What follows belongs to an exercise in optimizing a design on an open flow for small area, a short achievable clock period and few clock cycles per item; a production flow would make more cautious choices.
Only simulation tests tie the RTL to the original design; equivalence was not proved.
Not every run is shown, and edits may drop behaviour that the tests do not exercise.
Power is estimated from default activity; no workload was simulated.

`flow/config.mk`:
```
export PLATFORM = sky130hd
export DESIGN_NAME = MPE_multiplier
export DESIGN_NICKNAME = MPE_multiplier
export VERILOG_FILES = /design/flow/design.v
export SDC_FILE = /design/flow/constraint.sdc
export NUM_CORES = 4
export LEC_CHECK = 0
export CAP_MARGIN = 20
export CORE_AREA = 10 10 790 790
export DIE_AREA = 0 0 800 800
export GPL_TIMING_DRIVEN = 0
export SETUP_SLACK_MARGIN = 0.7
export SLEW_MARGIN = 20
```
`flow/constraint.sdc`:
```
create_clock -name core_clock -period 5.0 [get_ports {clock}]
set_input_delay 1.0000 -clock core_clock [delete_from_list [all_inputs] [get_ports {clock}]]
set_output_delay 1.0000 -clock core_clock [all_outputs]
set_load 0.01 [all_outputs]
```
`flow/design.v`:
```
module MPE_multiplier(
	input clock,
	input reset,
    input [(16 - 1) : 0] weight_val,
    input weight_abs,
    input [(8 * 8 * 16 - 1) : 0] input_vals_flat,
    input enable,
    output [(8 * 8 * 24 - 1) : 0] output_vals_flat,
    output out_ready
);
	localparam K = 4;
	localparam N = 8 * 8;
	localparam IW = 16;
	localparam OW = 24;
	localparam WR = IW - K;
	localparam GRP = 8;           
	localparam NG = N / GRP;
	genvar g, l;
	for (g = 0; g < NG; g = g + 1) begin : GROUP
		reg rdy;                  
		reg [WR - 1 : 0] wrem;    
		reg [K - 1 : 0] chunkq;   
		wire zero = reset | (rdy & enable & weight_abs);
		wire sel_in = rdy & enable & !reset;
		wire sel_sh = !rdy & !reset;
		wire [K - 1 : 0] chunk = ({K{rdy}} & weight_val[K - 1 : 0]) | chunkq;
		wire [WR - 1 : 0] wnext = rdy ? weight_val[IW - 1 : K] : (wrem >> K);
		wire busy = (wnext != 0) & (!rdy | enable) & !reset;    
		always @(posedge clock) begin
			rdy <= !busy;
			wrem <= wnext;
			chunkq <= busy ? wnext[K - 1 : 0] : {K{1'b0}};
		end
		for (l = g * GRP; l < (g + 1) * GRP; l = l + 1) begin : LANE
			reg [OW - 1 : 0] acc;       
			reg [3 : 1] acc_k;       
			reg [OW - 1 : K] sreg;      
			wire [OW - 1 : 0] op = ({OW{sel_in}} & {{(OW - IW){1'b0}}, input_vals_flat[l * IW +: IW]}) | ({OW{sel_sh}} & {sreg, {K{1'b0}}});
			wire [OW - 1 : 0] bs = zero ? {OW{1'b0}} : acc;
			wire [3 : 1] bk = zero ? {3{1'b0}} : acc_k;
			wire [OW - 1 : 0] pp0 = chunk[0] ? (op << 0) : {OW{1'b0}};
			wire [OW - 1 : 0] pp1 = chunk[1] ? (op << 1) : {OW{1'b0}};
			wire [OW - 1 : 0] pp2 = chunk[2] ? (op << 2) : {OW{1'b0}};
			wire [OW - 1 : 0] pp3 = chunk[3] ? (op << 3) : {OW{1'b0}};
			wire t1 = bs[3] ^ pp0[3];
			wire t2 = bs[3] & pp0[3];
			wire t3 = bs[4] ^ pp0[4] ^ pp1[4];
			wire t4 = (bs[4] & pp0[4]) | (bs[4] & pp1[4]) | (pp0[4] & pp1[4]);
			wire t5 = bs[5] ^ pp0[5] ^ pp1[5];
			wire t6 = (bs[5] & pp0[5]) | (bs[5] & pp1[5]) | (pp0[5] & pp1[5]);
			wire t7 = bs[6] ^ pp0[6] ^ pp1[6];
			wire t8 = (bs[6] & pp0[6]) | (bs[6] & pp1[6]) | (pp0[6] & pp1[6]);
			wire t9 = bs[7] ^ pp0[7] ^ pp1[7];
			wire t10 = (bs[7] & pp0[7]) | (bs[7] & pp1[7]) | (pp0[7] & pp1[7]);
			wire t11 = bs[8] ^ pp0[8] ^ pp1[8];
			wire t12 = (bs[8] & pp0[8]) | (bs[8] & pp1[8]) | (pp0[8] & pp1[8]);
			wire t13 = bs[9] ^ pp0[9] ^ pp1[9];
			wire t14 = (bs[9] & pp0[9]) | (bs[9] & pp1[9]) | (pp0[9] & pp1[9]);
			wire t15 = bs[10] ^ pp0[10] ^ pp1[10];
			wire t16 = (bs[10] & pp0[10]) | (bs[10] & pp1[10]) | (pp0[10] & pp1[10]);
			wire t17 = bs[11] ^ pp0[11] ^ pp1[11];
			wire t18 = (bs[11] & pp0[11]) | (bs[11] & pp1[11]) | (pp0[11] & pp1[11]);
			wire t19 = bs[12] ^ pp0[12] ^ pp1[12];
			wire t20 = (bs[12] & pp0[12]) | (bs[12] & pp1[12]) | (pp0[12] & pp1[12]);
			wire t21 = bs[13] ^ pp0[13] ^ pp1[13];
			wire t22 = (bs[13] & pp0[13]) | (bs[13] & pp1[13]) | (pp0[13] & pp1[13]);
			wire t23 = bs[14] ^ pp0[14] ^ pp1[14];
			wire t24 = (bs[14] & pp0[14]) | (bs[14] & pp1[14]) | (pp0[14] & pp1[14]);
			wire t25 = bs[15] ^ pp0[15] ^ pp1[15];
			wire t26 = (bs[15] & pp0[15]) | (bs[15] & pp1[15]) | (pp0[15] & pp1[15]);
			wire t27 = bs[16] ^ pp0[16] ^ pp1[16];
			wire t28 = (bs[16] & pp0[16]) | (bs[16] & pp1[16]) | (pp0[16] & pp1[16]);
			wire t29 = bs[17] ^ pp0[17] ^ pp1[17];
			wire t30 = (bs[17] & pp0[17]) | (bs[17] & pp1[17]) | (pp0[17] & pp1[17]);
			wire t31 = bs[18] ^ pp0[18] ^ pp1[18];
			wire t32 = (bs[18] & pp0[18]) | (bs[18] & pp1[18]) | (pp0[18] & pp1[18]);
			wire t33 = bs[19] ^ pp0[19] ^ pp1[19];
			wire t34 = (bs[19] & pp0[19]) | (bs[19] & pp1[19]) | (pp0[19] & pp1[19]);
			wire t35 = bs[20] ^ pp0[20] ^ pp1[20];
			wire t36 = (bs[20] & pp0[20]) | (bs[20] & pp1[20]) | (pp0[20] & pp1[20]);
			wire t37 = bs[21] ^ pp0[21] ^ pp1[21];
			wire t38 = (bs[21] & pp0[21]) | (bs[21] & pp1[21]) | (pp0[21] & pp1[21]);
			wire t39 = bs[22] ^ pp0[22] ^ pp1[22];
			wire t40 = (bs[22] & pp0[22]) | (bs[22] & pp1[22]) | (pp0[22] & pp1[22]);
			wire t41 = bs[23] ^ pp0[23] ^ pp1[23];
			wire t42 = bs[2] ^ pp0[2];
			wire t43 = bs[2] & pp0[2];
			wire t44 = t1 ^ pp1[3] ^ pp2[3];
			wire t45 = (t1 & pp1[3]) | (t1 & pp2[3]) | (pp1[3] & pp2[3]);
			wire t46 = t2 ^ t3 ^ pp2[4];
			wire t47 = (t2 & t3) | (t2 & pp2[4]) | (t3 & pp2[4]);
			wire t48 = t4 ^ t5 ^ pp2[5];
			wire t49 = (t4 & t5) | (t4 & pp2[5]) | (t5 & pp2[5]);
			wire t50 = t6 ^ t7 ^ pp2[6];
			wire t51 = (t6 & t7) | (t6 & pp2[6]) | (t7 & pp2[6]);
			wire t52 = t8 ^ t9 ^ pp2[7];
			wire t53 = (t8 & t9) | (t8 & pp2[7]) | (t9 & pp2[7]);
			wire t54 = t10 ^ t11 ^ pp2[8];
			wire t55 = (t10 & t11) | (t10 & pp2[8]) | (t11 & pp2[8]);
			wire t56 = t12 ^ t13 ^ pp2[9];
			wire t57 = (t12 & t13) | (t12 & pp2[9]) | (t13 & pp2[9]);
			wire t58 = t14 ^ t15 ^ pp2[10];
			wire t59 = (t14 & t15) | (t14 & pp2[10]) | (t15 & pp2[10]);
			wire t60 = t16 ^ t17 ^ pp2[11];
			wire t61 = (t16 & t17) | (t16 & pp2[11]) | (t17 & pp2[11]);
			wire t62 = t18 ^ t19 ^ pp2[12];
			wire t63 = (t18 & t19) | (t18 & pp2[12]) | (t19 & pp2[12]);
			wire t64 = t20 ^ t21 ^ pp2[13];
			wire t65 = (t20 & t21) | (t20 & pp2[13]) | (t21 & pp2[13]);
			wire t66 = t22 ^ t23 ^ pp2[14];
			wire t67 = (t22 & t23) | (t22 & pp2[14]) | (t23 & pp2[14]);
			wire t68 = t24 ^ t25 ^ pp2[15];
			wire t69 = (t24 & t25) | (t24 & pp2[15]) | (t25 & pp2[15]);
			wire t70 = t26 ^ t27 ^ pp2[16];
			wire t71 = (t26 & t27) | (t26 & pp2[16]) | (t27 & pp2[16]);
			wire t72 = t28 ^ t29 ^ pp2[17];
			wire t73 = (t28 & t29) | (t28 & pp2[17]) | (t29 & pp2[17]);
			wire t74 = t30 ^ t31 ^ pp2[18];
			wire t75 = (t30 & t31) | (t30 & pp2[18]) | (t31 & pp2[18]);
			wire t76 = t32 ^ t33 ^ pp2[19];
			wire t77 = (t32 & t33) | (t32 & pp2[19]) | (t33 & pp2[19]);
			wire t78 = t34 ^ t35 ^ pp2[20];
			wire t79 = (t34 & t35) | (t34 & pp2[20]) | (t35 & pp2[20]);
			wire t80 = t36 ^ t37 ^ pp2[21];
			wire t81 = (t36 & t37) | (t36 & pp2[21]) | (t37 & pp2[21]);
			wire t82 = t38 ^ t39 ^ pp2[22];
			wire t83 = (t38 & t39) | (t38 & pp2[22]) | (t39 & pp2[22]);
			wire t84 = t40 ^ t41 ^ pp2[23];
			wire t85 = bs[1] ^ pp0[1];
			wire t86 = bs[1] & pp0[1];
			wire t87 = t42 ^ pp1[2] ^ pp2[2];
			wire t88 = (t42 & pp1[2]) | (t42 & pp2[2]) | (pp1[2] & pp2[2]);
			wire t89 = t43 ^ t44 ^ pp3[3];
			wire t90 = (t43 & t44) | (t43 & pp3[3]) | (t44 & pp3[3]);
			wire t91 = t45 ^ t46 ^ pp3[4];
			wire t92 = (t45 & t46) | (t45 & pp3[4]) | (t46 & pp3[4]);
			wire t93 = t47 ^ t48 ^ pp3[5];
			wire t94 = (t47 & t48) | (t47 & pp3[5]) | (t48 & pp3[5]);
			wire t95 = t49 ^ t50 ^ pp3[6];
			wire t96 = (t49 & t50) | (t49 & pp3[6]) | (t50 & pp3[6]);
			wire t97 = t51 ^ t52 ^ pp3[7];
			wire t98 = (t51 & t52) | (t51 & pp3[7]) | (t52 & pp3[7]);
			wire t99 = t53 ^ t54 ^ pp3[8];
			wire t100 = (t53 & t54) | (t53 & pp3[8]) | (t54 & pp3[8]);
			wire t101 = t55 ^ t56 ^ pp3[9];
			wire t102 = (t55 & t56) | (t55 & pp3[9]) | (t56 & pp3[9]);
			wire t103 = t57 ^ t58 ^ pp3[10];
			wire t104 = (t57 & t58) | (t57 & pp3[10]) | (t58 & pp3[10]);
			wire t105 = t59 ^ t60 ^ pp3[11];
			wire t106 = (t59 & t60) | (t59 & pp3[11]) | (t60 & pp3[11]);
			wire t107 = t61 ^ t62 ^ pp3[12];
			wire t108 = (t61 & t62) | (t61 & pp3[12]) | (t62 & pp3[12]);
			wire t109 = t63 ^ t64 ^ pp3[13];
			wire t110 = (t63 & t64) | (t63 & pp3[13]) | (t64 & pp3[13]);
			wire t111 = t65 ^ t66 ^ pp3[14];
			wire t112 = (t65 & t66) | (t65 & pp3[14]) | (t66 & pp3[14]);
			wire t113 = t67 ^ t68 ^ pp3[15];
			wire t114 = (t67 & t68) | (t67 & pp3[15]) | (t68 & pp3[15]);
			wire t115 = t69 ^ t70 ^ pp3[16];
			wire t116 = (t69 & t70) | (t69 & pp3[16]) | (t70 & pp3[16]);
			wire t117 = t71 ^ t72 ^ pp3[17];
			wire t118 = (t71 & t72) | (t71 & pp3[17]) | (t72 & pp3[17]);
			wire t119 = t73 ^ t74 ^ pp3[18];
			wire t120 = (t73 & t74) | (t73 & pp3[18]) | (t74 & pp3[18]);
			wire t121 = t75 ^ t76 ^ pp3[19];
			wire t122 = (t75 & t76) | (t75 & pp3[19]) | (t76 & pp3[19]);
			wire t123 = t77 ^ t78 ^ pp3[20];
			wire t124 = (t77 & t78) | (t77 & pp3[20]) | (t78 & pp3[20]);
			wire t125 = t79 ^ t80 ^ pp3[21];
			wire t126 = (t79 & t80) | (t79 & pp3[21]) | (t80 & pp3[21]);
			wire t127 = t81 ^ t82 ^ pp3[22];
			wire t128 = (t81 & t82) | (t81 & pp3[22]) | (t82 & pp3[22]);
			wire t129 = t83 ^ t84 ^ pp3[23];
			wire [OW - 1 : 0] rs = {t128, t126, t124, t122, t120, t118, t116, t114, t112, t110, t108, t106, t104, t102, t100, t98, t96, t94, t92, t90, t88, t86, t85, bs[0]};
			wire [OW - 1 : 0] rc = {t129, t127, t125, t123, t121, t119, t117, t115, t113, t111, t109, t107, t105, t103, t101, t99, t97, t95, t93, t91, t89, t87, pp1[1], pp0[0]};
			wire [6 : 0] blk0;
			wire [5 : 0] ra0 = rs[5:0], rb0 = rc[5:0];
			wire a0_g0_0 = ra0[0] & rb0[0];
			wire a0_p0_0 = ra0[0] ^ rb0[0];
			wire a0_g1_0 = ra0[1] & rb0[1];
			wire a0_p1_0 = ra0[1] ^ rb0[1];
			wire a0_g2_0 = ra0[2] & rb0[2];
			wire a0_p2_0 = ra0[2] ^ rb0[2];
			wire a0_g3_0 = ra0[3] & rb0[3];
			wire a0_p3_0 = ra0[3] ^ rb0[3];
			wire a0_g4_0 = ra0[4] & rb0[4];
			wire a0_p4_0 = ra0[4] ^ rb0[4];
			wire a0_g5_0 = ra0[5] & rb0[5];
			wire a0_p5_0 = ra0[5] ^ rb0[5];
			wire a0_G1_1 = a0_g1_0 | (a0_p1_0 & a0_g0_0);
			wire a0_P1_1 = a0_p1_0 & a0_p0_0;
			wire a0_G3_1 = a0_g3_0 | (a0_p3_0 & a0_g2_0);
			wire a0_P3_1 = a0_p3_0 & a0_p2_0;
			wire a0_G5_1 = a0_g5_0 | (a0_p5_0 & a0_g4_0);
			wire a0_P5_1 = a0_p5_0 & a0_p4_0;
			wire a0_G2_2 = a0_g2_0 | (a0_p2_0 & a0_G1_1);
			wire a0_P2_2 = a0_p2_0 & a0_P1_1;
			wire a0_G3_2 = a0_G3_1 | (a0_P3_1 & a0_G1_1);
			wire a0_P3_2 = a0_P3_1 & a0_P1_1;
			wire a0_G4_3 = a0_g4_0 | (a0_p4_0 & a0_G3_2);
			wire a0_P4_3 = a0_p4_0 & a0_P3_2;
			wire a0_G5_3 = a0_G5_1 | (a0_P5_1 & a0_G3_2);
			wire a0_P5_3 = a0_P5_1 & a0_P3_2;
			assign blk0[0] = a0_p0_0 ^ 1'b0;
			assign blk0[1] = a0_p1_0 ^ a0_g0_0;
			assign blk0[2] = a0_p2_0 ^ a0_G1_1;
			assign blk0[3] = a0_p3_0 ^ a0_G2_2;
			assign blk0[4] = a0_p4_0 ^ a0_G3_2;
			assign blk0[5] = a0_p5_0 ^ a0_G4_3;
			assign blk0[6] = a0_G5_3;
			wire [6 : 0] blk1;
			wire [5 : 0] ra1 = rs[11:6], rb1 = rc[11:6];
			wire a1_g0_0 = ra1[0] & rb1[0];
			wire a1_p0_0 = ra1[0] ^ rb1[0];
			wire a1_g1_0 = ra1[1] & rb1[1];
			wire a1_p1_0 = ra1[1] ^ rb1[1];
			wire a1_g2_0 = ra1[2] & rb1[2];
			wire a1_p2_0 = ra1[2] ^ rb1[2];
			wire a1_g3_0 = ra1[3] & rb1[3];
			wire a1_p3_0 = ra1[3] ^ rb1[3];
			wire a1_g4_0 = ra1[4] & rb1[4];
			wire a1_p4_0 = ra1[4] ^ rb1[4];
			wire a1_g5_0 = ra1[5] & rb1[5];
			wire a1_p5_0 = ra1[5] ^ rb1[5];
			wire a1_G0_1 = a1_g0_0 | (a1_p0_0 & bk[1]);
			wire a1_G2_1 = a1_g2_0 | (a1_p2_0 & a1_g1_0);
			wire a1_P2_1 = a1_p2_0 & a1_p1_0;
			wire a1_G4_1 = a1_g4_0 | (a1_p4_0 & a1_g3_0);
			wire a1_P4_1 = a1_p4_0 & a1_p3_0;
			wire a1_G1_2 = a1_g1_0 | (a1_p1_0 & a1_G0_1);
			wire a1_G2_2 = a1_G2_1 | (a1_P2_1 & a1_G0_1);
			wire a1_G5_2 = a1_g5_0 | (a1_p5_0 & a1_G4_1);
			wire a1_P5_2 = a1_p5_0 & a1_P4_1;
			wire a1_G3_3 = a1_g3_0 | (a1_p3_0 & a1_G2_2);
			wire a1_G4_3 = a1_G4_1 | (a1_P4_1 & a1_G2_2);
			wire a1_G5_3 = a1_G5_2 | (a1_P5_2 & a1_G2_2);
			assign blk1[0] = a1_p0_0 ^ bk[1];
			assign blk1[1] = a1_p1_0 ^ a1_G0_1;
			assign blk1[2] = a1_p2_0 ^ a1_G1_2;
			assign blk1[3] = a1_p3_0 ^ a1_G2_2;
			assign blk1[4] = a1_p4_0 ^ a1_G3_3;
			assign blk1[5] = a1_p5_0 ^ a1_G4_3;
			assign blk1[6] = a1_G5_3;
			wire [6 : 0] blk2;
			wire [5 : 0] ra2 = rs[17:12], rb2 = rc[17:12];
			wire a2_g0_0 = ra2[0] & rb2[0];
			wire a2_p0_0 = ra2[0] ^ rb2[0];
			wire a2_g1_0 = ra2[1] & rb2[1];
			wire a2_p1_0 = ra2[1] ^ rb2[1];
			wire a2_g2_0 = ra2[2] & rb2[2];
			wire a2_p2_0 = ra2[2] ^ rb2[2];
			wire a2_g3_0 = ra2[3] & rb2[3];
			wire a2_p3_0 = ra2[3] ^ rb2[3];
			wire a2_g4_0 = ra2[4] & rb2[4];
			wire a2_p4_0 = ra2[4] ^ rb2[4];
			wire a2_g5_0 = ra2[5] & rb2[5];
			wire a2_p5_0 = ra2[5] ^ rb2[5];
			wire a2_G0_1 = a2_g0_0 | (a2_p0_0 & bk[2]);
			wire a2_G2_1 = a2_g2_0 | (a2_p2_0 & a2_g1_0);
			wire a2_P2_1 = a2_p2_0 & a2_p1_0;
			wire a2_G4_1 = a2_g4_0 | (a2_p4_0 & a2_g3_0);
			wire a2_P4_1 = a2_p4_0 & a2_p3_0;
			wire a2_G1_2 = a2_g1_0 | (a2_p1_0 & a2_G0_1);
			wire a2_G2_2 = a2_G2_1 | (a2_P2_1 & a2_G0_1);
			wire a2_G5_2 = a2_g5_0 | (a2_p5_0 & a2_G4_1);
			wire a2_P5_2 = a2_p5_0 & a2_P4_1;
			wire a2_G3_3 = a2_g3_0 | (a2_p3_0 & a2_G2_2);
			wire a2_G4_3 = a2_G4_1 | (a2_P4_1 & a2_G2_2);
			wire a2_G5_3 = a2_G5_2 | (a2_P5_2 & a2_G2_2);
			assign blk2[0] = a2_p0_0 ^ bk[2];
			assign blk2[1] = a2_p1_0 ^ a2_G0_1;
			assign blk2[2] = a2_p2_0 ^ a2_G1_2;
			assign blk2[3] = a2_p3_0 ^ a2_G2_2;
			assign blk2[4] = a2_p4_0 ^ a2_G3_3;
			assign blk2[5] = a2_p5_0 ^ a2_G4_3;
			assign blk2[6] = a2_G5_3;
			wire [6 : 0] blk3;
			wire [5 : 0] ra3 = rs[23:18], rb3 = rc[23:18];
			wire a3_g0_0 = ra3[0] & rb3[0];
			wire a3_p0_0 = ra3[0] ^ rb3[0];
			wire a3_g1_0 = ra3[1] & rb3[1];
			wire a3_p1_0 = ra3[1] ^ rb3[1];
			wire a3_g2_0 = ra3[2] & rb3[2];
			wire a3_p2_0 = ra3[2] ^ rb3[2];
			wire a3_g3_0 = ra3[3] & rb3[3];
			wire a3_p3_0 = ra3[3] ^ rb3[3];
			wire a3_g4_0 = ra3[4] & rb3[4];
			wire a3_p4_0 = ra3[4] ^ rb3[4];
			wire a3_g5_0 = ra3[5] & rb3[5];
			wire a3_p5_0 = ra3[5] ^ rb3[5];
			wire a3_G0_1 = a3_g0_0 | (a3_p0_0 & bk[3]);
			wire a3_G2_1 = a3_g2_0 | (a3_p2_0 & a3_g1_0);
			wire a3_P2_1 = a3_p2_0 & a3_p1_0;
			wire a3_G4_1 = a3_g4_0 | (a3_p4_0 & a3_g3_0);
			wire a3_P4_1 = a3_p4_0 & a3_p3_0;
			wire a3_G1_2 = a3_g1_0 | (a3_p1_0 & a3_G0_1);
			wire a3_G2_2 = a3_G2_1 | (a3_P2_1 & a3_G0_1);
			wire a3_G5_2 = a3_g5_0 | (a3_p5_0 & a3_G4_1);
			wire a3_P5_2 = a3_p5_0 & a3_P4_1;
			wire a3_G3_3 = a3_g3_0 | (a3_p3_0 & a3_G2_2);
			wire a3_G4_3 = a3_G4_1 | (a3_P4_1 & a3_G2_2);
			wire a3_G5_3 = a3_G5_2 | (a3_P5_2 & a3_G2_2);
			assign blk3[0] = a3_p0_0 ^ bk[3];
			assign blk3[1] = a3_p1_0 ^ a3_G0_1;
			assign blk3[2] = a3_p2_0 ^ a3_G1_2;
			assign blk3[3] = a3_p3_0 ^ a3_G2_2;
			assign blk3[4] = a3_p4_0 ^ a3_G3_3;
			assign blk3[5] = a3_p5_0 ^ a3_G4_3;
			assign blk3[6] = a3_G5_3;
			always @(posedge clock) begin
				acc <= {blk3[5:0], blk2[5:0], blk1[5:0], blk0[5:0]};
				acc_k[1] <= blk0[6];
				acc_k[2] <= blk1[6];
				acc_k[3] <= blk2[6];
				sreg <= op[OW - 1 - K : 0];
			end
			assign output_vals_flat[l * OW +: OW] = acc + (({17'd0, acc_k[1]} << 6) | ({11'd0, acc_k[2]} << 12) | ({5'd0, acc_k[3]} << 18));
		end
	end
	assign out_ready = GROUP[0].rdy;
endmodule
```
`flow/flow/run.sh`:
```
#!/bin/bash
# Layout flow: the standard flow (standard.sh) with two changes:
#  - after synthesis, flow/polar.py rewrites the netlist so that fewer inverters
#    sit between full adders (a full adder of inverted inputs gives inverted
#    outputs); registers and all other cells are untouched;
#  - ports are buffered with buf_2 instead of the default delay buffer.
# Each step's full output goes to a log file of its own in this folder.
set -euo pipefail
W=$PWD
R=$W/orfs/results/$FLOW_PLATFORM/MPE_multiplier/base
bash standard.sh "$R/1_2_yosys.v" > synth.log 2>&1
cp "$R/1_2_yosys.v" "$W/1_2_yosys.standard.v"
python3 flow/polar.py "$W/1_2_yosys.standard.v" "$R/1_2_yosys.v" > polar.log 2>&1
export BUFFER_PORTS_ARGS="-buffer_cell sky130_fd_sc_hd__buf_2"
# more rounds of antenna repair after detailed routing (default 5)
export MAX_REPAIR_ANTENNAS_ITER_DRT=15
bash standard.sh finish > layout.log 2>&1
```
`flow/flow/polar.py`:
```
#!/usr/bin/env python3
"""Full-adder polarity pass on a Yosys gate netlist (sky130hd).

A full adder is self-dual: FA(~a,~b,~c) = (~sum, ~cout). Synthesis often
leaves inverters between full adders; this pass chooses, for every full
adder, whether it computes its outputs true or inverted, so that as few
inverters as possible are needed, and then rebuilds the inverters.
Registers and all other cells are left as they are.

usage: polar.py IN.v OUT.v  (POLAR_SWEEPS sets the annealing length)
"""
import re, sys, collections

OUTPINS = {"X", "Y", "Q", "Q_N", "SUM", "COUT", "HI", "LO"}
src = open(sys.argv[1]).read()

inst_re = re.compile(r"^  (sky130_fd_sc_hd__\w+) (\S+)\s+\((.*?)\n  \);\n", re.S | re.M)
pin_re = re.compile(r"\.(\w+)\(([^()]*)\)")

first = None
insts = []  # [type, name, [(pin, net)], span]
for m in inst_re.finditer(src):
    if first is None:
        first = m.start()
    pins = [(p, n.strip()) for p, n in pin_re.findall(m.group(3))]
    insts.append([m.group(1), m.group(2), pins, m.span()])
head = src[:first]
tail = src[insts[-1][3][1]:]
# text between instances (should be empty)
gaps = [src[insts[i][3][1]:insts[i + 1][3][0]] for i in range(len(insts) - 1)]
assert all(g.strip() == "" for g in gaps), "unexpected text between cells"
assert "sky130_fd_sc_hd__" not in tail and "sky130_fd_sc_hd__" not in head, "cells outside the parsed list"

ports_out = set()
for m in re.finditer(r"^\s*output\s+(\[(\d+):(\d+)\]\s+)?(\S+)\s*;", head, re.M):
    if m.group(1):
        hi, lo = int(m.group(2)), int(m.group(3))
        for i in range(min(hi, lo), max(hi, lo) + 1):
            ports_out.add(f"{m.group(4)}[{i}]")
    else:
        ports_out.add(m.group(4))

is_inv = lambda t: re.fullmatch(r"sky130_fd_sc_hd__(clk)?inv_\d+", t) is not None
is_fa = lambda t: re.fullmatch(r"sky130_fd_sc_hd__fa_\d+", t) is not None

driver = {}
for k, (t, n, pins, _) in enumerate(insts):
    for p, net in pins:
        if p in OUTPINS:
            driver[net] = (k, p)

# inverters that drive an output port stay as they are (their input is a load)
fixed_inv = set()
for k, (t, n, pins, _) in enumerate(insts):
    if is_inv(t):
        out = dict(pins)["Y"]
        if out in ports_out:
            fixed_inv.add(k)

root_cache = {}
def root(net):
    if net in root_cache:
        return root_cache[net]
    d = driver.get(net)
    if d is not None and is_inv(insts[d[0]][0]) and d[0] not in fixed_inv:
        r, p = root(dict(insts[d[0]][2])["A"])
        res = (r, p ^ 1)
    else:
        res = (net, 0)
    root_cache[net] = res
    return res

# loads: (inst index, pin index) -> (root, pol)
loads = []
for k, (t, n, pins, _) in enumerate(insts):
    if is_inv(t) and k not in fixed_inv:
        continue
    for pi, (p, net) in enumerate(pins):
        if p in OUTPINS:
            continue
        if net.startswith("1'") or net == "":
            continue
        loads.append((k, pi, *root(net)))

fa_ids = [k for k, ins in enumerate(insts) if is_fa(ins[0])]
# cells whose output polarity can be swapped for another cell of the same inputs
SWAP = {
    "nand2_1": ("and2_1", 2.5024), "and2_1": ("nand2_1", -2.5024),
    "nor2_1": ("or2_1", 2.5024), "or2_1": ("nor2_1", -2.5024),
    "xor2_1": ("xnor2_1", 0.0), "xnor2_1": ("xor2_1", 0.0),
    "nand3_1": ("and3_1", 1.2512), "and3_1": ("nand3_1", -1.2512),
    "nor3_1": ("or3_1", 1.2512), "or3_1": ("nor3_1", -1.2512),
    "a21oi_1": ("a21o_1", 2.5024), "a21o_1": ("a21oi_1", -2.5024),
    "o21ai_1": ("o21a_1", 2.5024), "o21a_1": ("o21ai_1", -2.5024),
    "o21ai_0": ("o21a_1", 2.5024),
    "a22oi_1": ("a22o_1", 1.2512), "a22o_1": ("a22oi_1", -1.2512),
    "o22ai_1": ("o22a_1", 2.5024), "o22a_1": ("o22ai_1", -2.5024),
    "mux2i_1": ("mux2_1", 1.2512), "mux2_1": ("mux2i_1", -1.2512),
    "xnor3_1": ("xor3_1", 1.2512), "xor3_1": ("xnor3_1", -1.2512),
}
INV_AREA = 3.7536
sw_ids = [k for k, ins in enumerate(insts) if ins[0][17:] in SWAP]
flip = collections.defaultdict(int)  # inst -> 0/1
fixed_fa = set()
for k in fa_ids:
    for p, net in insts[k][2]:
        if p in OUTPINS and net in ports_out:
            fixed_fa.add(k)
# root -> fa driving it
root_fa = {}
for k in fa_ids:
    for p, net in insts[k][2]:
        if p in OUTPINS:
            root_fa[net] = k
# per root: list of loads
by_root = collections.defaultdict(list)
for li, (k, pi, r, p) in enumerate(loads):
    by_root[r].append(li)
# port nets count as loads that need the true value
port_need = collections.Counter()

def need(li):
    k, pi, r, p = loads[li]
    fr = flip[root_fa[r]] if r in root_fa else 0
    fj = flip[k] if is_fa(insts[k][0]) else 0
    return fr ^ p ^ fj

cnt = {r: sum(need(li) for li in lst) for r, lst in by_root.items()}
# an output port net that is a root whose driver flips needs an inverter we cannot place
def cost_root(r):
    return 1 if cnt.get(r, 0) > 0 else 0

fa_in = {k: [li for li in range(0)] for k in fa_ids}
for li, (k, pi, r, p) in enumerate(loads):
    if k in fa_in:
        fa_in[k].append(li)
fa_out = {k: [net for p, net in insts[k][2] if p in OUTPINS] for k in fa_ids}
for k in sw_ids:
    fa_out[k] = [net for p, net in insts[k][2] if p in OUTPINS]
    fa_in[k] = []
    for p, net in insts[k][2]:
        if p in OUTPINS:
            root_fa[net] = k
            if net in ports_out:
                fixed_fa.add(k)

def delta(k):
    # change in number of inverters if fa k flips
    d = 0
    touched = {}
    for r in fa_out[k]:
        if r not in by_root:
            continue
        new = len(by_root[r]) - cnt[r]
        touched[r] = new
    for li in fa_in[k]:
        r = loads[li][2]
        base = touched.get(r, cnt[r])
        touched[r] = base + (-1 if need(li) else 1)
    for r, new in touched.items():
        d += INV_AREA * ((1 if new > 0 else 0) - (1 if cnt[r] > 0 else 0))
    if k in SWAPCOST:
        d += SWAPCOST[k] * (-1 if flip[k] else 1)
    return d, touched

SWAPCOST = {k: SWAP[insts[k][0][17:]][1] for k in sw_ids}
before = sum(1 for r in cnt if cnt[r] > 0)
import random, math
random.seed(1)
movable = [k for k in fa_ids + sw_ids if k not in fixed_fa]
def apply(k, touched):
    flip[k] ^= 1
    for r, new in touched.items():
        cnt[r] = new
# greedy first, then annealing, then greedy again
def greedy():
    rounds = 0
    changed = True
    while changed and rounds < 50:
        changed = False
        rounds += 1
        for k in movable:
            d, touched = delta(k)
            if d < -1e-9:
                apply(k, touched)
                changed = True
    return rounds
rounds = greedy()
SWEEPS = int(__import__("os").environ.get("POLAR_SWEEPS", "60"))
T0, T1 = 4.0, 0.05
cur = INV_AREA * sum(1 for r in cnt if cnt[r] > 0) + sum(SWAPCOST[k] for k in sw_ids if flip[k])
best = cur
best_flip = dict(flip)
for sw in range(SWEEPS):
    T = T0 * (T1 / T0) ** (sw / max(1, SWEEPS - 1))
    random.shuffle(movable)
    for k in movable:
        d, touched = delta(k)
        if d < 1e-9 or random.random() < math.exp(-d / T):
            apply(k, touched)
            cur += d
            if cur < best - 1e-9:
                best = cur
                best_flip = dict(flip)
# restore best
for k in movable:
    if flip[k] != best_flip.get(k, 0):
        d, touched = delta(k)
        apply(k, touched)
rounds += greedy()
after = sum(1 for r in cnt if cnt[r] > 0)
sys.stderr.write(f"polar: {len(fa_ids)} full adders, {sum(flip[k] for k in fa_ids)} flipped, {sum(flip[k] for k in sw_ids)} cells swapped, "
                 f"inverters {before} -> {after} (was {sum(1 for i in insts if is_inv(i[0]))} cells) in {rounds} rounds\n")

# rebuild
existing_inv = {}  # root -> output net of a kept inverter driven straight by root
new_wires = []
new_cells = []
keep = [True] * len(insts)
for k, (t, n, pins, _) in enumerate(insts):
    if is_inv(t) and k not in fixed_inv:
        keep[k] = False
serial = [0]
def inv_net(r):
    if r in existing_inv:
        return existing_inv[r]
    serial[0] += 1
    w = f"_polar_n{serial[0]}_"
    new_wires.append(w)
    new_cells.append(("sky130_fd_sc_hd__inv_1", f"_polar_i{serial[0]}_", [("A", r), ("Y", w)]))
    existing_inv[r] = w
    return w
for li, (k, pi, r, p) in enumerate(loads):
    q = need(li)
    net = inv_net(r) if q else r
    pname = insts[k][2][pi][0]
    insts[k][2][pi] = (pname, net)
def outpin(cell):
    # output pin of the swappable cells: inverting ones and xnor2 name it Y, the others X
    c = cell[17:]
    return "Y" if (c.startswith(("nand", "nor", "xnor2", "mux2i")) or "oi_" in c or "ai_" in c) else "X"
for k in sw_ids:
    if flip[k]:
        old_t = insts[k][0]
        new_t = "sky130_fd_sc_hd__" + SWAP[old_t[17:]][0]
        po, pn = outpin(old_t), outpin(new_t)
        insts[k][2] = [((pn if p == po else p), net) for p, net in insts[k][2]]
        insts[k][0] = new_t
# every net with a load must have exactly one driver
drv_chk = collections.Counter()
load_chk = set()
for k, (t, n, pins, _) in enumerate(insts):
    if not keep[k]:
        continue
    for p, net in pins:
        (drv_chk.__setitem__(net, drv_chk[net] + 1) if p in OUTPINS else load_chk.add(net))
for t, n, pins in new_cells:
    for p, net in pins:
        (drv_chk.__setitem__(net, drv_chk[net] + 1) if p in OUTPINS else load_chk.add(net))
for net in load_chk:
    if drv_chk[net] == 0 and not re.match(r"(\\?input_vals_flat|weight_val)\[|1'|clock$|reset$|enable$|weight_abs$", net):
        raise SystemExit(f"polar: net {net} has a load but no driver")
for net, c in drv_chk.items():
    assert c == 1, f"polar: net {net} has {c} drivers"
def fmt(t, n, pins):
    esc = lambda net: net + " " if net.startswith("\\") and " " not in net else net
    body = ",\n".join(f"    .{p}({esc(net)})" for p, net in pins)
    return f"  {t} {n} (\n{body}\n  );\n"
# fa outputs keep their nets; flipping an FA means its physical outputs are inverted,
# which the load polarities above already account for.
out = [head.rstrip("\n") + "\n"]
for w in new_wires:
    out.append(f"  wire {w};\n")
for k, (t, n, pins, _) in enumerate(insts):
    if keep[k]:
        out.append(fmt(t, n, pins))
for t, n, pins in new_cells:
    out.append(fmt(t, n, pins))
out.append(tail)
open(sys.argv[2], "w").write("".join(out))
```
`flow/standard.sh`:
```
#!/bin/bash
# synth_recipe.tcl (not shown) runs the flow's synth.tcl, then flattens the netlist and writes it again
# the make line also repeats each setting of config.mk as NAME=value (left out here)
make -C /OpenROAD-flow-scripts/flow DESIGN_CONFIG=/design/flow/config.mk WORK_HOME=/design/flow/orfs CLKGATE_MAP_FILE= SYNTH_SCRIPT=/design/flow/synth_recipe.tcl "${@:-finish}"
```
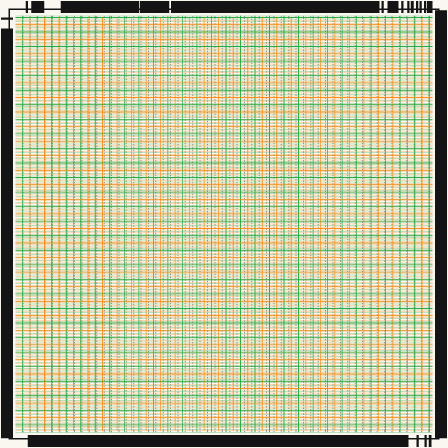
Run 1: floorplan with the power grid
Pins as bars on the die edge. Tap cells in gray.
VDD: marked orange. VSS: marked green.
2581 signal pins sit on the boundary. The core has 286 rows. 57 straps on met5.
DIE HEIGHT: 800 um
maximum vdd drop: 0.286 mV
Core Box Area: 607000 sq um
width of the die: 800 um

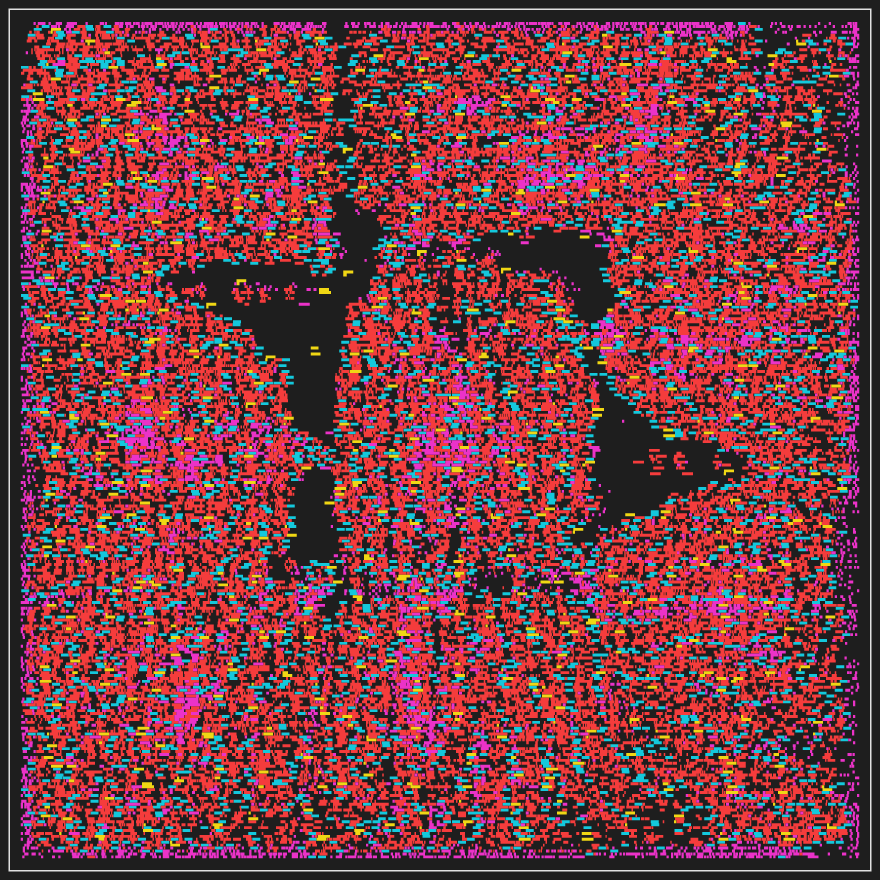
Run 1: placement by cell class
registers: marked cyan, cells 3112, share of their area 18%. remaining logic cells: marked red, cells 23011, share of their area 64%. clock drivers and dummy loads: marked yellow, cells 750, share of their area 4.1%. remaining buffers and delay cells: marked magenta, cells 5748, share of their area 13%.
Final Instance Area: 354000 sq um
sequential cell area share: 17.6%
# rows: 286
post-layout util: 58.4%

==> results.ini, run 1 <==
[timing]
rsz0062_at_grt = yes
slew_viol_final = 0
tightest_slew_ns = 1.30
fin_crit_sh_pct = 94.2
timing.hold.ws_ns = 0.199

[clock_tree]
clock_path_buffers = 4
path_clk_slew_ns = 0.07
cts_made_buffers = 408
htree_num_levels = 5
cts_tree = built
cts_hold_buf = 0

[layout]
mostFrequentLayoutCell = fa_1
layout.cells.non_filler = 41000
syn2layout_area_growth_pct = 28.6
final_cell_mix = fa_1 (3737), nand2_1 (3534), dfxtp_1 (3060), and2_1 (2632), buf_2 (2591)

[die]
start_util_pct = 45.4
die-area_sq_um = 640000
io_pins = 2581

[critical_path]
crit_type = primary input to flip-flop
path_max_fanout = 6
cp.required_ns = 5.95

[detailed_routing]
ant_nets = 0
drt_pass1_iterations = 6
dr.first_iter.drc_count = 19100
wirelength_um = 1370000
via_per_inst = 5.54
routedWlPerCell_um = 33.4
drc = 0

[logic_synthesis]
syn_area_sq_um = 276000
syn-num-nets = 34900
synth.avg_cell_area_sq_um = 9.98
netlist_instances = 27600

[run_status]
status = complete, no violations

[placement]
dp_hpwl_um = 1100000

[global_routing]
grt_usage_pct = 40.7
grt_max_degree = 15

Testbench counts for the RTL of run 1, summed over its fixed seeds: cycles 20,753, items 12,000.
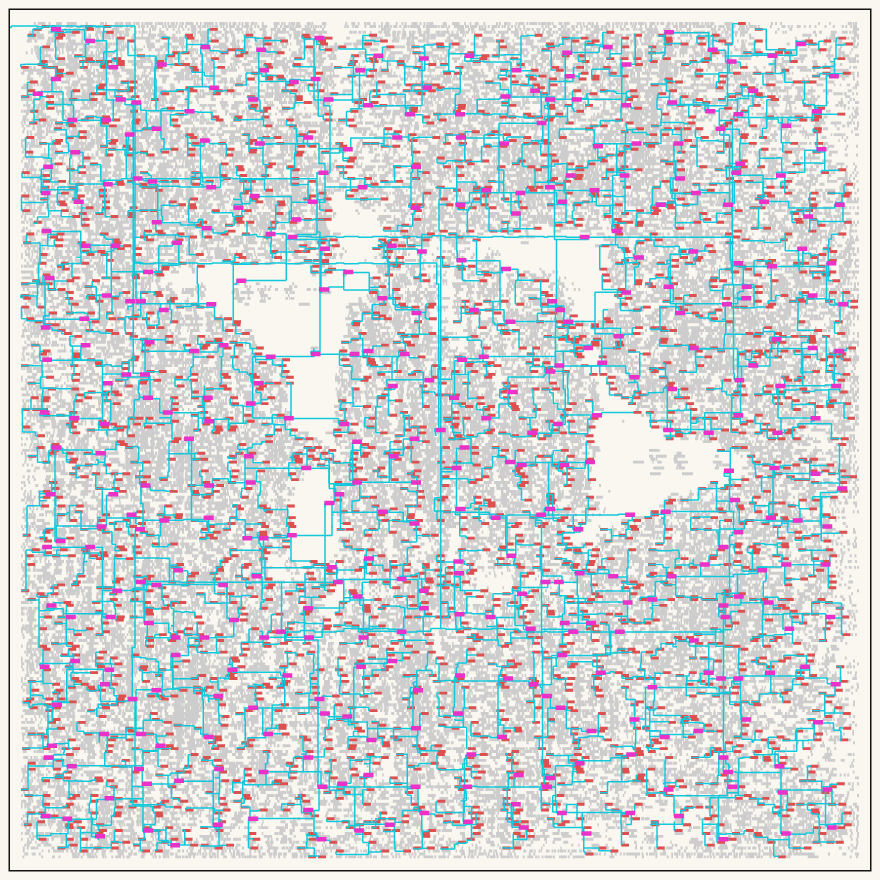
Run 1: clock distribution
clock wires: marked cyan, length 56.7 mm. flip-flops: marked red, count 3112. clock-net drivers: marked magenta, count 408.
Position of the flops: spread over the die.
clk pwr: 32000 uW
Worst-Skew Late Latency: 1.06 ns
clock skew: 0.0507 ns
Clock power frac: 30.2%

==> run 1: path summary, 6_finish.rpt <==
| kind | slack (ns) | to | cells past startpoint | from |
|---|---|---|---|---|
| setup / recovery | 0.29 | GROUP[3].LANE[26].acc_k[3] | 21 | reset |
| setup reg to reg | 0.37 | GROUP[2].LANE[20].acc[10] | 17 | GROUP[2].rdy |
| hold / removal | 0.20 | GROUP[2].LANE[16].sreg[7] | 3 | input_vals_flat[259] |
| hold reg to reg | 0.46 | GROUP[2].LANE[22].sreg[23] | 2 | GROUP[2].LANE[22].sreg[19] |
==> run 1: through the flow <==
| stage | area [sq um] | setup slack (ns) | setup TNS [ns] |
|---|---|---|---|
| floorplan | 277000 | 0.0987 | 0 |
| global placement | 300000 | -3.62 | -4114.79 |
| CTS | 320000 | 0.291 | 0 |
| finish | 354000 | 0.289 | 0 |
| detailed placement | 301000 | -2.49 | -2083.46 |
| global route | 354000 | 0.255 | 0 |
==> run 1: final cells by class <==
| cell class | instances | area [sq um] | share of cell area, % |
|---|---|---|---|
| sequential | 3112 | 62400 | 17.6 |
| timing repair buffer | 4248 | 30400 | 8.59 |
| inverter | 2643 | 9920 | 2.80 |
| clock inverter | 142 | 1830 | 0.516 |
| multi-input combinational | 20400 | 211000 | 59.6 |
| antenna | 318 | 796 | 0.224 |
| tap | 8064 | 10100 | 2.85 |
| buffer | 1500 | 15500 | 4.37 |
| clock buffer | 608 | 12200 | 3.43 |
==> run 1: power by group <==
group / total (uW) / switching [uW] / internal, uW
Clock: 32000 / 13300 / 18600
Sequential: 33000 / 4640 / 28400
Combinational: 40800 / 25700 / 15100
==> run 1: layer usage <==
metal / wire length [um] / up-vias / GRT usage (%) / share of wire (%)
li1: - / 95700 / - / -
met1: 485000 / 116000 / 47.5 / 35
met2: 590000 / 11600 / 61.4 / 43
met3: 132000 / 3376 / 10.6 / 9.6
met4: 163000 / 136 / 36.8 / 12
met5: 1120 / - / 0 / 0.082
==> run 1: registers in the layout, summed over array words and instances, names as in the netlist <==
register and cells:
GROUP.chunkq 32, GROUP.rdy 8, GROUP.LANE.acc 1536, GROUP.LANE.sreg 1280, GROUP.LANE.acc_k 192, GROUP.wrem 64
==> run 1: worst max-delay path: stages <==
cell and delay, ns:
buf_16 0.16, nor2b_4 0.08, buf_12 0.16, and2_4 0.24, buf_6 0.13, buf_12 0.14
buf_6 0.12, buf_12 0.14, buf_6 0.11, a22o_4 0.27, and2_4 0.17, fa_1 0.45
fa_1 0.53, fa_2 0.48, fa_2 0.41, a21o_1 0.20, a21oi_2 0.20, buf_4 0.14
o21bai_1 0.05, a21o_1 0.19, a21o_1 0.17
==> run 1: timing repair <==
action	CTS	global route
buffers inserted	40	1515
setup endpoints to repair	1894	1492
cloned	5	88
pin swaps	31	2726
gates resized for setup	1070	5801
==> run 1 -> run 2 <==
--- a/flow/config.mk
+++ b/flow/config.mk
@@ -8,6 +8,5 @@
 export CAP_MARGIN = 20
 export CORE_AREA = 10 10 790 790
 export DIE_AREA = 0 0 800 800
-export GPL_TIMING_DRIVEN = 0
-export SETUP_SLACK_MARGIN = 0.7
+export SETUP_SLACK_MARGIN = 0.5
 export SLEW_MARGIN = 20
==> run 2 against run 1 <==
Against the previous run: first-iteration DRC count is 20% lower; design area is 0.98% lower; register-to-register slack better by 0.10 ns; clock skew is 0.016 ns higher; setup slack better by 0.11 ns; fmax is 2.3% higher; routed wire length is 16% lower; sequential share of layout area is 0.16 points higher; still clean on timing, DRC and antenna; non-clock buffer count is 1334 higher; synthesized cell count stayed put; largest power group unchanged; combinational power is 5.9% lower; sequential power is 1% lower.
==> results.ini, run 2 <==
[power_and_ir_drop]
clkPwrFrac_pct = 31.0
peakVddDrop_mv = 0.283
p_int_uw = 62300
p_sw_share_pct = 39.4

[critical_path]
cp.required_ns = 5.95
cpMostUsedCell = fa_1
slowest_delay_ns = 0.55
r2r_slack_ns = 0.47
crit_type = primary input to flip-flop
worstPathCellList = buf_8, nor2b_4, buf_12, buf_16, and2_4, buf_12, clkbuf_16, buf_12, a22o_4, and2_1, fa_1, fa_1, fa_1, fa_2, a21o_1, a21oi_2, inv_1, fa_1, inv_1, xnor2_1
reg2reg_from = GROUP[0].rdy
r2r-end = GROUP[0].LANE[1].acc[16]

[detailed_routing]
dr.first_iter.drc_count = 15200
drt_pass1_iterations = 6
routedWlPerCell_um = 27.2
via_per_inst = 5.20
drc = 0

[die]
die_h_um = 800
num_rows = 286
io_pins = 2581

[layout]
mostFrequentLayoutCell = fa_1
reg_top3 = GROUP.LANE.acc: 1536 flops, GROUP.LANE.sreg: 1280 flops, GROUP.LANE.acc_k: 192 flops
largest_reg_flops = 1536
top_register = GROUP.LANE.acc

[logic_synthesis]
syn-num-nets = 34900

[clock_tree]
clock_path_buffers = 4
htree_num_levels = 5
path_clk_slew_ns = 0.06
cts_tree = built

[min_path]
hold-path-endpoint = GROUP[0].LANE[3].sreg[15]
min_from = input_vals_flat[59]

[timing]
timing.hold.ws_ns = 0.208
slew_viol_final = 0
fin_crit_sh_pct = 92.1

[run_status]
status = complete, no violations

[run 2: changes by cell type in the layout (fill, tap and decap cells not counted), moves of 320 or more]
| cell | before | now |
|---|---|---|
| fa_1 | 3737 | 4315 |
| buf_4 | 1587 | 4072 |
| buf_6 | 427 | 65 |
| a22o_1 | 52 | 372 |
| fa_2 | 871 | 293 |
[run 2: layout make-up]
type,instances,share of cell area [%]
well taps,8064,2.87
clock buffers,617,3.47
flip-flops and latches,3112,17.8
clock inverters,148,0.573
inverters,2643,2.83
diodes,361,0.257
repair buffers,7082,14.8
multi-input cells,20400,57.4
[run 2: what timing repair did]
| item | 4_1_cts | 5_1_grt |
|---|---|---|
| pin swaps | 50 | 554 |
| endpoints found under the setup margin | 492 | 575 |
| cloned | 11 | 45 |
| hold endpoints to repair | 0 | 0 |
| resized for setup | 290 | 682 |
| buffers inserted | 34 | 156 |
[run 2: worst max path at each step]
stage | from | cells after the start | end
2_1_floorplan | reset | 18 | GROUP[3].LANE[30].acc[10]
3_3_place_gp | reset | 18 | GROUP[5].LANE[44].acc[10]
3_5_place_dp | reset | 19 | GROUP[6].LANE[52].acc[16]
4_1_cts | GROUP[1].LANE[13].acc[6] | 8 | output_vals_flat[333]
5_1_grt | enable | 20 | GROUP[5].LANE[43].acc[10]
6_report | enable | 20 | GROUP[5].LANE[43].acc[10]
[run 2: worst register-to-register path, delay by kind of cell, from the launching register on]
kind,cells,cell delay [ns]
AO/OA/AOI/OAI,3,0.84
AND/OR/NAND/NOR,2,0.32
buffers and inverters,5,0.64
XOR/XNOR,1,0.11
adder cells (fa/ha/maj),5,2.07
flip-flops,1,0.46
[run 2: routing by layer]
| metal | vias to the layer above | global-route usage, % |
|---|---|---|
| li1 | 98400 | - |
| met2 | 8207 | 54.3 |
| met3 | 2417 | 8.44 |
| met5 | - | 0 |
| met1 | 111000 | 41.1 |
| met4 | 162 | 30.1 |
[run 2: power groups by stage]
stage | Clock (uW) | Sequential [uW] | Combinational [uW]
3_5_place_dp | 0 | 32800 | 37200
5_1_grt | 33300 | 33000 | 41100
2_1_floorplan | 0 | 31100 | 18700
6_report | 31900 | 32600 | 38400
3_3_place_gp | 0 | 32800 | 36600
4_1_cts | 32400 | 32400 | 37700
[run 2: through the flow]
step / total power (uW) / area (sq um)
finish: 103000 / 351000
global route: 107000 / 351000
CTS: 103000 / 345000
detailed placement: 70000 / 328000
global placement: 69400 / 328000
floorplan: 49800 / 277000
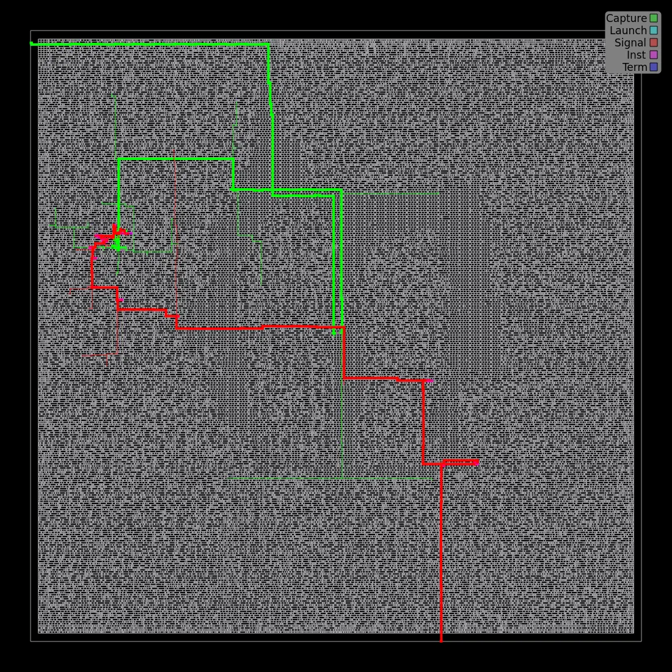
Run 2: worst path highlighted
Non-Filler Instances: 42400
Fin Setup TNS: 0 ns
post-layout util: 57.9%
fin worst setup slack: 0.395 ns
Final Critical Period: 4.60 ns

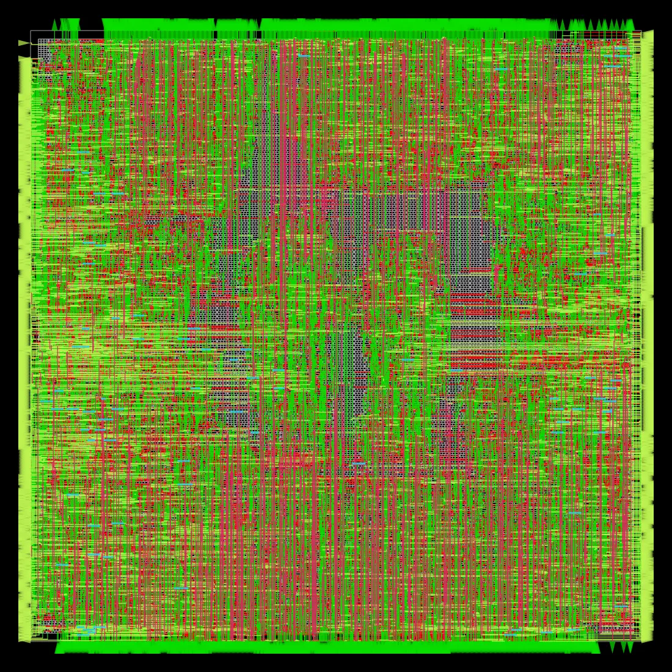
Run 2: the routed nets
gr usage total: 35.1%
WL met1: 422000 um
top sig layer: met5
final wirelength: 1150000 um
met3 WL: 95500 um

==> run 2 -> run 3 <==
==> flow/run.sh (new file) <==
#!/bin/bash
# synth_recipe.tcl (not shown) runs the flow's synth.tcl, then flattens the netlist and writes it again
# the make line also repeats each setting of config.mk as NAME=value (left out here)
make -C /OpenROAD-flow-scripts/flow DESIGN_CONFIG=/design/flow/config.mk WORK_HOME=/design/flow/orfs CLKGATE_MAP_FILE= SYNTH_SCRIPT=/design/flow/synth_recipe.tcl finish
removed: flow/flow/run.sh
removed: flow/flow/polar.py
removed: flow/standard.sh
==> run 3 against run 2 <==
Against the previous run: register-to-register slack about the same; design area rose by 7.6%; utilization increased by 4.4 points; synthesized area is 3.3% higher; routed wire length rose by 6.9%; flip-flop and latch count stayed put; synthesized cell count up 13%; largest power group unchanged; via count grew 6.8%; critical path type is now flip-flop to output port; total power rose by 5.3%; sequential share of layout area decreased by 1.2 points; critical path depth fell by 13.
==> results.ini, run 3 <==
[run_status]
status = complete, no violations

[critical_path]
r2r_slack_ns = 0.46
path_max_fanout = 4
crit_type = flip-flop to output port
cp.required_ns = 4.00
r2r_cells = 17

[clock_tree]
clock_path_buffers = 4
path_clk_slew_ns = 0.07
cts_tree = built
clock_latency_ns = 1.07
htree_num_levels = 5
cts_made_buffers = 410

[die]
die_h_um = 800
die_x_um = 800
die-area_sq_um = 640000
start_util_pct = 47.0
num_rows = 286
core_sq_um = 607000
io_pins = 2581

[timing]
tns_ns = 0
rsz0062_at_grt = yes
fin_crit_sh_pct = 92.0
tightest_slew_ns = 1.29
period_minus_slack_ns = 4.60
fin_skew_ns = 0.0587
timing.hold.ws_ns = 0.474

[logic_synthesis]
syn_area_sq_um = 285000
synth.avg_cell_area_sq_um = 9.13
synth_top_area_share_pct = 32.4
syn-num-nets = 38500
netlist_instances = 31200

[detailed_routing]
dr.first_iter.drc_count = 16000
via_per_inst = 5.12
ant_nets = 0

[power_and_ir_drop]
peakVddDrop_mv = 0.292

[layout]
syn2layout_area_growth_pct = 32.6
top_register = GROUP.LANE.acc
final_cell_mix = inv_1 (6149), nand2_1 (5233), fa_1 (4278), buf_4 (4230), dfxtp_1 (3090)
largest_reg_flops = 1536
mostFrequentLayoutCell = inv_1

[global_routing]
grt_max_degree = 63

[placement]
portBuffers = 2580
post_dp_cell_area_sq_um = 352000
dp_hpwl_um = 1010000

[flow_run]
maxCapViolations = 0

[min_path]
hold_depth = 2

[run 3: what timing repair did]
action | in CTS | in global routing
gates cloned | 0 | 72
pin swaps | 66 | 522
buffers inserted | 19 | 293
endpoints found under the hold margin | 0 | 0
resized for setup | 845 | 1223
endpoints found under the setup margin | 823 | 1144
[run 3: path summary, 6_finish.rpt]
kind,startpoint,endpoint
max reg2reg,GROUP[7].rdy,GROUP[7].LANE[56].acc[15]
min,GROUP[0].LANE[7].sreg[19],GROUP[0].LANE[7].sreg[23]
max,GROUP[3].LANE[26].acc[12],output_vals_flat[641]
min reg2reg,GROUP[0].LANE[7].sreg[19],GROUP[0].LANE[7].sreg[23]
[run 3: logic make-up (layout without fill, tap and decap cells)]
group,Yosys count,count (layout)
AOI/OAI and AO/OA,2276,2276
xor gates and xnor gates,2176,2176
adders and majority gates,6272,6272
buffers and inverters,7713,14300
DFF,3112,3112
muxes,64,64
other,0,172
and+or+nand+nor,9578,9584
[run 3: area by class of cell]
type                       count  area [sq um]  area share (%)
clock inverter               125          1490           0.394
timing repair buffer        7324         67800            18.0
antenna                      172           430           0.114
sequential                  3112         62300            16.5
inverter                    6213         23300            6.18
clock buffer                 620         12400            3.27
tap                         8064         10100            2.67
multi-input combinational  20400        200000            52.9
[run 3: per-layer routing]
layer / GRT usage, % / up-vias / wire (um) / share of wire (%)
met5: 0.468 / - / 1810 / 0.15
met4: 31.9 / 192 / 134000 / 11
met3: 11.0 / 2776 / 113000 / 9.1
met2: 57.4 / 8592 / 538000 / 44
met1: 42.7 / 118000 / 447000 / 36
li1: - / 106000 / - / -
[run 3: worst max-delay path: stages (launching register included)]
cell and delay [ns]:
dfxtp_1 0.34, ha_1 0.32, and3_1 0.24, a21oi_1 0.13, buf_4 0.19, nand2b_1 0.15
xnor2_1 0.50, dlygate4sd2_1 0.67
[run 3: through the flow]
step                utilization (%)  instances  total power, uW  setup slack (ns)
floorplan                         -      31200            50600             0.159
finish                         62.2      46000           108000             0.399
global route                   62.2      45900           113000             0.326
CTS                            60.6      45500           107000             0.188
global placement               58.0      44700            74600            -0.623
detailed placement             58.0      44700            75200            -0.660
[run 3: power breakdown]
| part | switching [uW] | total (uW) | internal (uW) |
|---|---|---|---|
| Clock | 13000 | 31400 | 18400 |
| Sequential | 4490 | 32800 | 28400 |
| Combinational | 25000 | 44000 | 19000 |
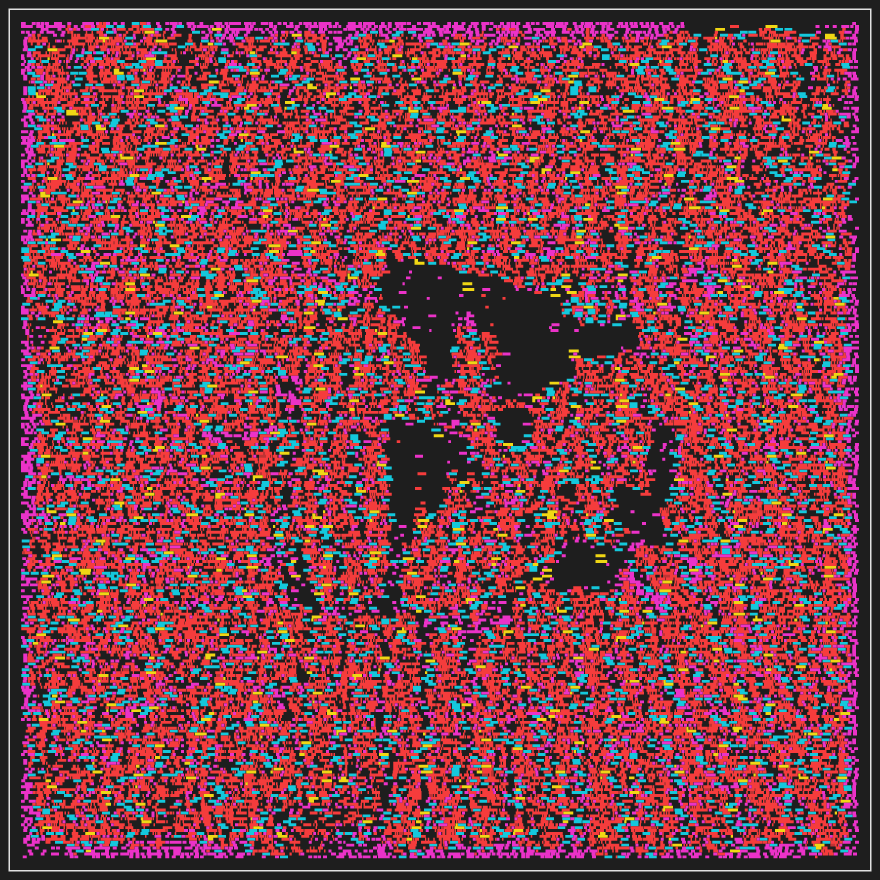
Run 3: placement by cell class
registers: marked cyan, cells 3112, share of their area 17%. remaining buffers and delay cells: marked magenta, cells 7324, share of their area 18%. remaining logic cells: marked red, cells 26585, share of their area 61%. clock drivers and dummy loads: marked yellow, cells 745, share of their area 3.8%.
Final Instance Area: 378000 sq um
post-layout util: 62.2%
sequential cell area share: 16.5%

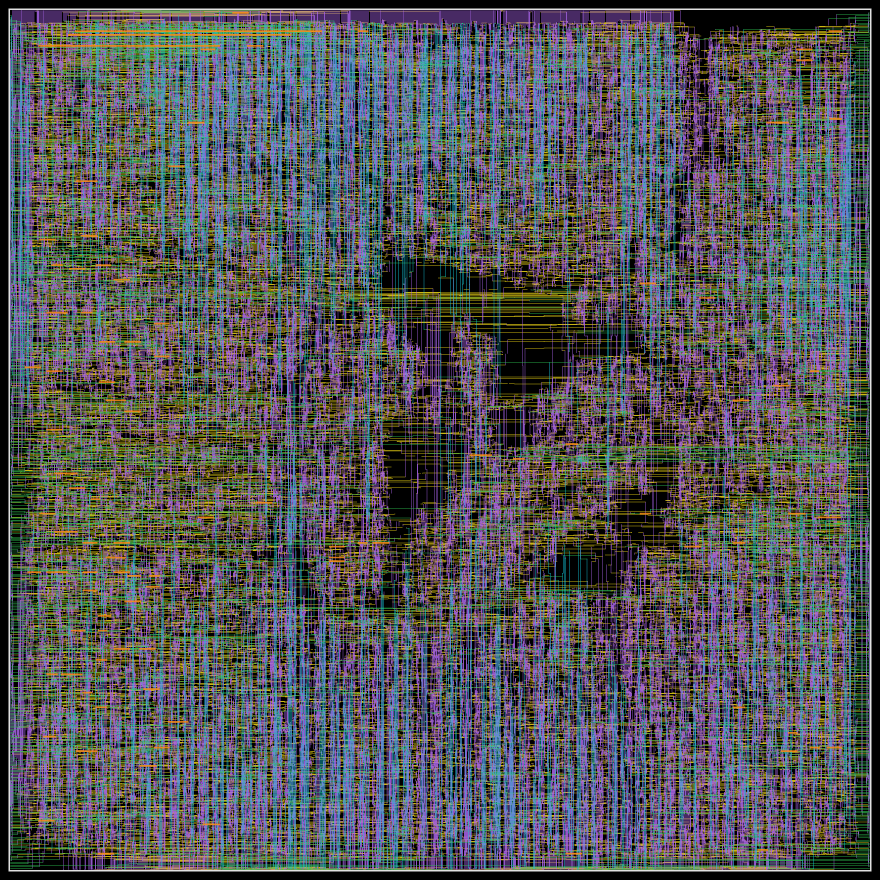
Run 3: wiring by layer
M2: marked purple, wire length 538 mm. M3: marked green, wire length 113 mm. M1: marked yellow, wire length 447 mm. M5: marked orange, wire length 1810 um. M4: marked cyan, wire length 134 mm.
gr usage total: 37.4%
wire length per cell: 26.8 um
vias: 235000
final wirelength: 1230000 um

==> re-timing with driven ports <==
Ports are ideal in the flow. The routed layouts listed here were re-timed in OpenROAD.
Step 1: set_driving_cell puts a clkbuf_16 on clock and a buf_2 on each other input, an assumption about the parent block.
Step 2, shift: input delay + t, output delay - t, t = (earliest + latest rising clock arrival at the registers) / 2. This alone moves slack from input paths to output paths.
a / b / c = no drivers / after step 1 / after step 2; a / b = the first two.
run | t, ns | setup WS [ns] | worst setup path after step 2 | slew at the worst register clock pin (ns)
run 1 | 1.194 | 0.289 / 0.038 / -1.156 | input to register | 0.07 / 0.07
run 2 | 1.163 | 0.395 / 0.354 / -0.799 | input to register | 0.07 / 0.07
run 3 | 1.190 | 0.399 / 0.246 / -0.611 | input to register | 0.07 / 0.07
Met with ideal ports but missed after step 2: setup timing in every run listed. The setup slack of run 1, which loses most, moves by -0.251 ns with the drivers and by -1.445 ns with both steps.
